Background: an optimization exercise with open tools, aiming at small area, a short achievable clock period and few clock cycles per item. Do not read the settings as production practice. The RTL was checked by simulation tests, not by an equivalence proof against the original design. Power and IR drop assume default switching activity.

==> flow/design.v <==
module AMBA_APB(
  input logic pclk,
  input logic prst_n,
  input logic [4:0] paddr,
  input logic pselx,
  input logic penable,
  input logic pwrite,
  input logic [31:0] pwdata,
  output logic pready,
  output logic [31:0] prdata
);
  reg [31:0] mem[31:0];
  typedef enum {
    IDLE    = 0,
    SETUP   = 1,
    ACCESS  = 2,
    XXX     = 3
  } state_e;
  state_e state, next;
  always_ff @(posedge pclk or negedge prst_n)
    if (!prst_n)  state <= IDLE;
    else          state <= next;
  always_comb begin
    next = XXX;
    case (state)
      IDLE: begin
        if (pselx & !penable) next = SETUP;
        else                  next = IDLE;
      end
      SETUP: begin
        if (penable & pselx)  next = ACCESS;
      end
      ACCESS: begin
        if (pready)           next = IDLE;
        else                  next = ACCESS;
      end
      default: begin
        next = IDLE;
      end
    endcase
  end
  always_ff @(posedge pclk or negedge prst_n) begin
    if (!prst_n) begin
      pready <= 0;
      prdata <= 0;
    end
    else begin
      if (next == ACCESS) begin
        if (pwrite) begin
          mem[paddr] <= pwrite ? pwdata : mem[paddr];
        end
        else begin
          prdata     <= mem[paddr];
        end
        pready       <= 1;
      end
      else begin
        pready       <= 0;
      end
    end
  end
endmodule
==> flow/run.sh <==
#!/bin/bash
# synth_recipe.tcl (not shown) runs the flow's synth.tcl, then flattens the netlist and writes it again
# the make line also repeats each setting of config.mk as NAME=value (left out here)
make -C /OpenROAD-flow-scripts/flow DESIGN_CONFIG=/design/flow/config.mk WORK_HOME=/design/flow/orfs CLKGATE_MAP_FILE= SYNTH_SCRIPT=/design/flow/synth_recipe.tcl finish
==> flow/config.mk <==
export PLATFORM = sky130hd
export DESIGN_NAME = AMBA_APB
export DESIGN_NICKNAME = AMBA_APB
export VERILOG_FILES = /design/flow/design.v
export SDC_FILE = /design/flow/constraint.sdc
export NUM_CORES = 4
export LEC_CHECK = 0
export CAP_MARGIN = 20
export CORE_MARGIN = 2
export CORE_UTILIZATION = 40
export PLACE_DENSITY = 0.6
export SLEW_MARGIN = 20
==> flow/constraint.sdc <==
create_clock -name core_clock -period 5.0 [get_ports {pclk}]
set_input_delay 1.0000 -clock core_clock [delete_from_list [all_inputs] [get_ports {pclk}]]
set_output_delay 1.0000 -clock core_clock [all_outputs]
set_load 0.01 [all_outputs]
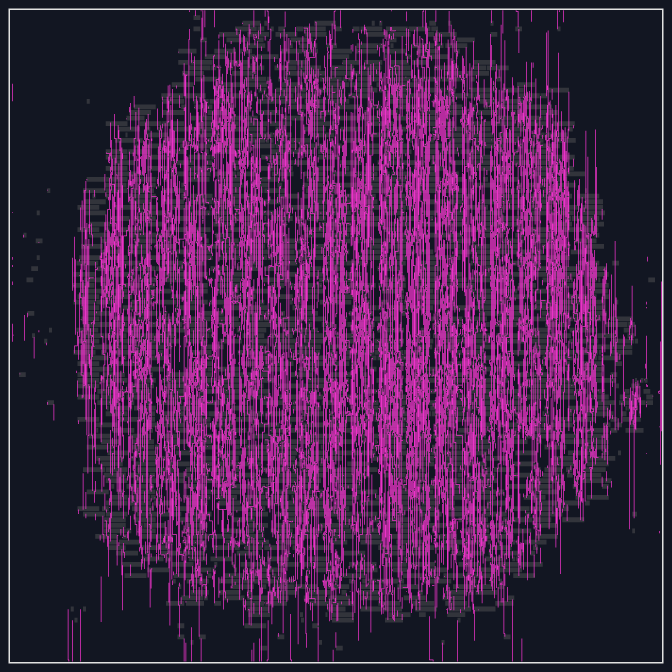
(images/met2.png)
The longest straight run is 135 um. The layer carries 63.5 mm of wire.
Via Count: 24300
Routed WL: 137000 um
GR Util met2: 42.1%

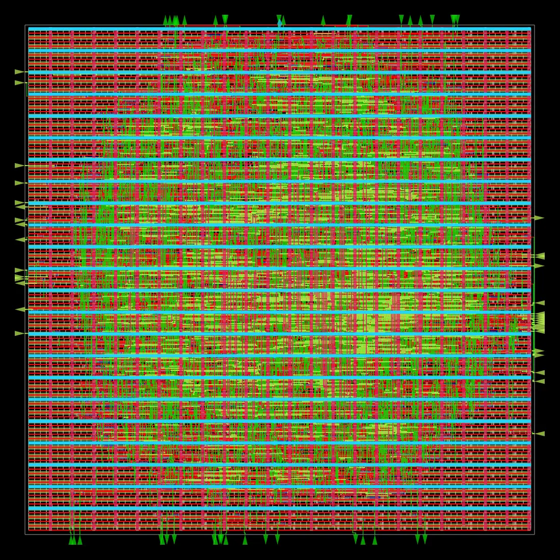
(images/final_all.png)
FP Rows: 115
die footprint: 101000 um2
Design Area, Final: 45500 um2
final core utilization: 46.5%
width of the die: 318 um

==> flow_metrics.py <==
metrics = {
    "global_routing": {
        "track_usage_pct": 26.7,
        "grt_max_degree": 42,
        "first_global_vias": 23500,
    },
    "timing": {
        "max_clock_freq_mhz": 266,
        "finalCritPeriodShare_pct": 75.1,
        "rsz0062_at_grt": "no",
    },
    "logic_synthesis": {
        "synth_area_leaders": "edfxtp_1 78%, a22oi_1 6.7%, dfrtp_1 2.2%",
        "syn_avg_cell_area_um2": 17.8,
        "ys.flop_type": "edfxtp_1",
        "synthAdderAreaFrac_pct": 0,
        "synth_mux_area_share_pct": 1.42,
        "async_reset_ff_share_pct": 3.31,
        "syn_inst": 2210,
        "yosysTopAreaCellShare_pct": 78.0,
        "synth_top_family_by_area": "compound AO/OA/AOI/OAI gates",
    },
    "floorplanning": {
        "io-pin-count": 75,
        "core_area_um2": 98000,
    },
    "worst_hold_path": {
        "worstHoldPathType": "flop to flop",
        "hold_end": "state[0]$_DFF_PN0_",
    },
    "status": {
        "status": "complete, no violations",
    },
    "worst_setup_path": {
        "rrSetupSlack_ns": 2.21,
        "r2r.worst_path.cells": 6,
        "cp_max_fo": 25,
    },
    "placement": {
        "routabilityCongestion": 0.917,
    },
    "route": {
        "drt_drc_violations_left": 0,
    },
    "clock_network": {
        "cts_tree": "yes",
        "ctsHoldBuffers": 0,
    },
}
Testbench counts, summed over its fixed seeds: cycles 72,768, transfers 24,256.
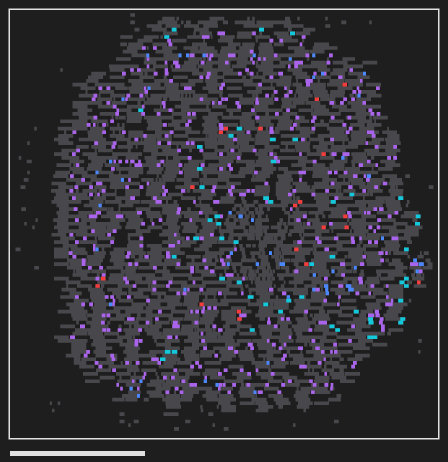
(images/gate_families.png)
The bar under the picture is 100 um long.
multiplexers: in cyan, cells 54, most used mux2i_1. AND-OR and OR-AND gates: in red, cells 20, most used a22o_1. AND and OR gates: in blue, cells 51, most used or3_1. inverting AOI/OAI gates: in purple, cells 549, most used a22oi_1, where spread over the die.
final cell count without fillers: 3775
fraction of area in multi-input gates: 15.9%
leading cell type in the layout, fill and taps excluded: edfxtp_1

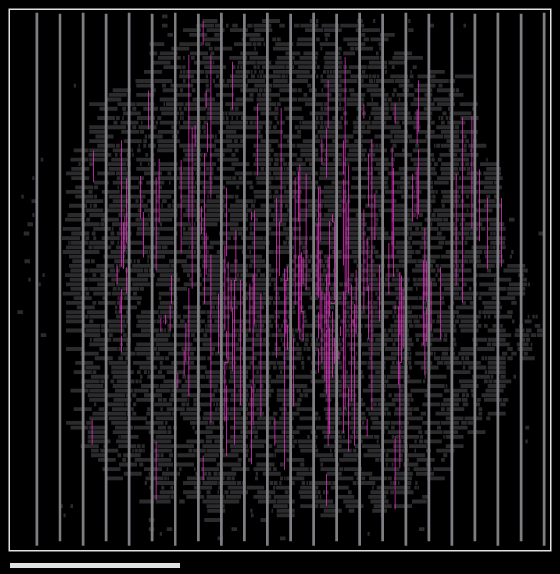
(images/met4.png)
The bar under the picture is 100 um long. Supply wires on this layer in gray.
The wires run mostly vertical. The layer carries 6070 um of wire. The longest straight run is 207 um. 84 nets have wire on it.

cell type report:
type,instances,share of cell area (%)
Sequential cell,1059,69.4
Inverter,6,0.0494
Timing Repair Buffer,203,3.70
Clock buffer,153,6.52
Tap cell,1287,3.54
Clock inverter,46,0.832
Antenna cell,1,0.00549
Multi-Input combinational cell,1020,15.9
critical path: stages:
cell       delay (ns)
buf_2            0.53
or2_2            0.62
buf_4            0.34
nor2_4           0.21
buf_4            0.23
a22oi_1          0.15
nand2_1          0.10
a2111oi_0        0.87
a21oi_1          0.15
per-layer routing:
metal | track usage [%] | share of wire [%] | vias to the layer above
li1 | - | - | 9532
met5 | 0 | 0 | -
met2 | 42.1 | 46 | 1953
met4 | 10.8 | 4.4 | 0
met1 | 36.0 | 37 | 12500
met3 | 5.97 | 13 | 349
worst max path at each step:
stage / from / to / slack [ns] / cells past startpoint
5_1_grt: paddr[3] / prdata[1]$_DFFE_PN0P_ / 1.10 / 9
2_1_floorplan: paddr[3] / mem[19][0]$_DFFE_PP_ / 0.50 / 4
3_5_place_dp: paddr[3] / prdata[9]$_DFFE_PN0P_ / 0.56 / 9
4_1_cts: paddr[3] / prdata[1]$_DFFE_PN0P_ / 1.28 / 9
3_3_place_gp: paddr[3] / prdata[9]$_DFFE_PN0P_ / 0.64 / 9
6_report: paddr[3] / prdata[1]$_DFFE_PN0P_ / 1.25 / 9
synthesized netlist by cell type, types with 12 or more instances:
cell type	n
edfxtp_1	1024
a22oi_1	351
nand2_1	74
nor3_1	73
nand4_1	71
a21oi_1	66
buf_2	47
nor2_1	41
mux2i_1	39
o21ai_0	38
dfrtp_1	35
clkbuf_1	31
or3_1	29
buf_4	27
nand3_1	25
buf_6	18
a22o_1	16
mux2_2	15
a222oi_1	12
nor4_1	12
power breakdown:
| part | switching [mW] | internal (mW) | total [mW] |
|---|---|---|---|
| combinational | 0.930 | 0.498 | 1.43 |
| clock | 3.31 | 4.38 | 7.69 |
| sequential | 0.144 | 9.90 | 10.0 |
registers in the layout, indices dropped and copies added, names as in the netlist:
| signal | count |
|---|---|
| prdata | 32 |
| state | 2 |
| pready | 1 |
| mem | 1024 |
through the flow:
step	setup WS, ns	cell area (um2)	total power, mW
finish	1.25	45500	19.2
global route	1.10	45500	19.7
CTS	1.28	45600	19.2
detailed placement	0.555	42300	11.7
global placement	0.638	42200	11.6
floorplan	0.502	39400	10.7

-- what the ideal ports hide --
How much do the figures lean on ideal ports? The routed layout below was timed once more, with nothing changed but the port constraints. Step 1 sets driving cells, clkbuf_16 on the clock port and buf_2 on the other inputs (assumed; they add their load-dependent delay and slew). Step 2, shift: input delay + t, output delay - t, t = (earliest + latest rising clock arrival at the registers) / 2. This alone moves slack from input paths to output paths. Slacks: no drivers / after step 1 / after step 2; pairs: no drivers / after step 1.
t, ns: 0.741
slack for setup (ns): 1.247 / 1.271 / 0.530
worst hold slack (ns): 0.483 / 0.483 / 0.483
After both steps this run still meets setup and hold. The setup slack of this run moves by +0.024 ns with the drivers and by -0.717 ns with both steps.
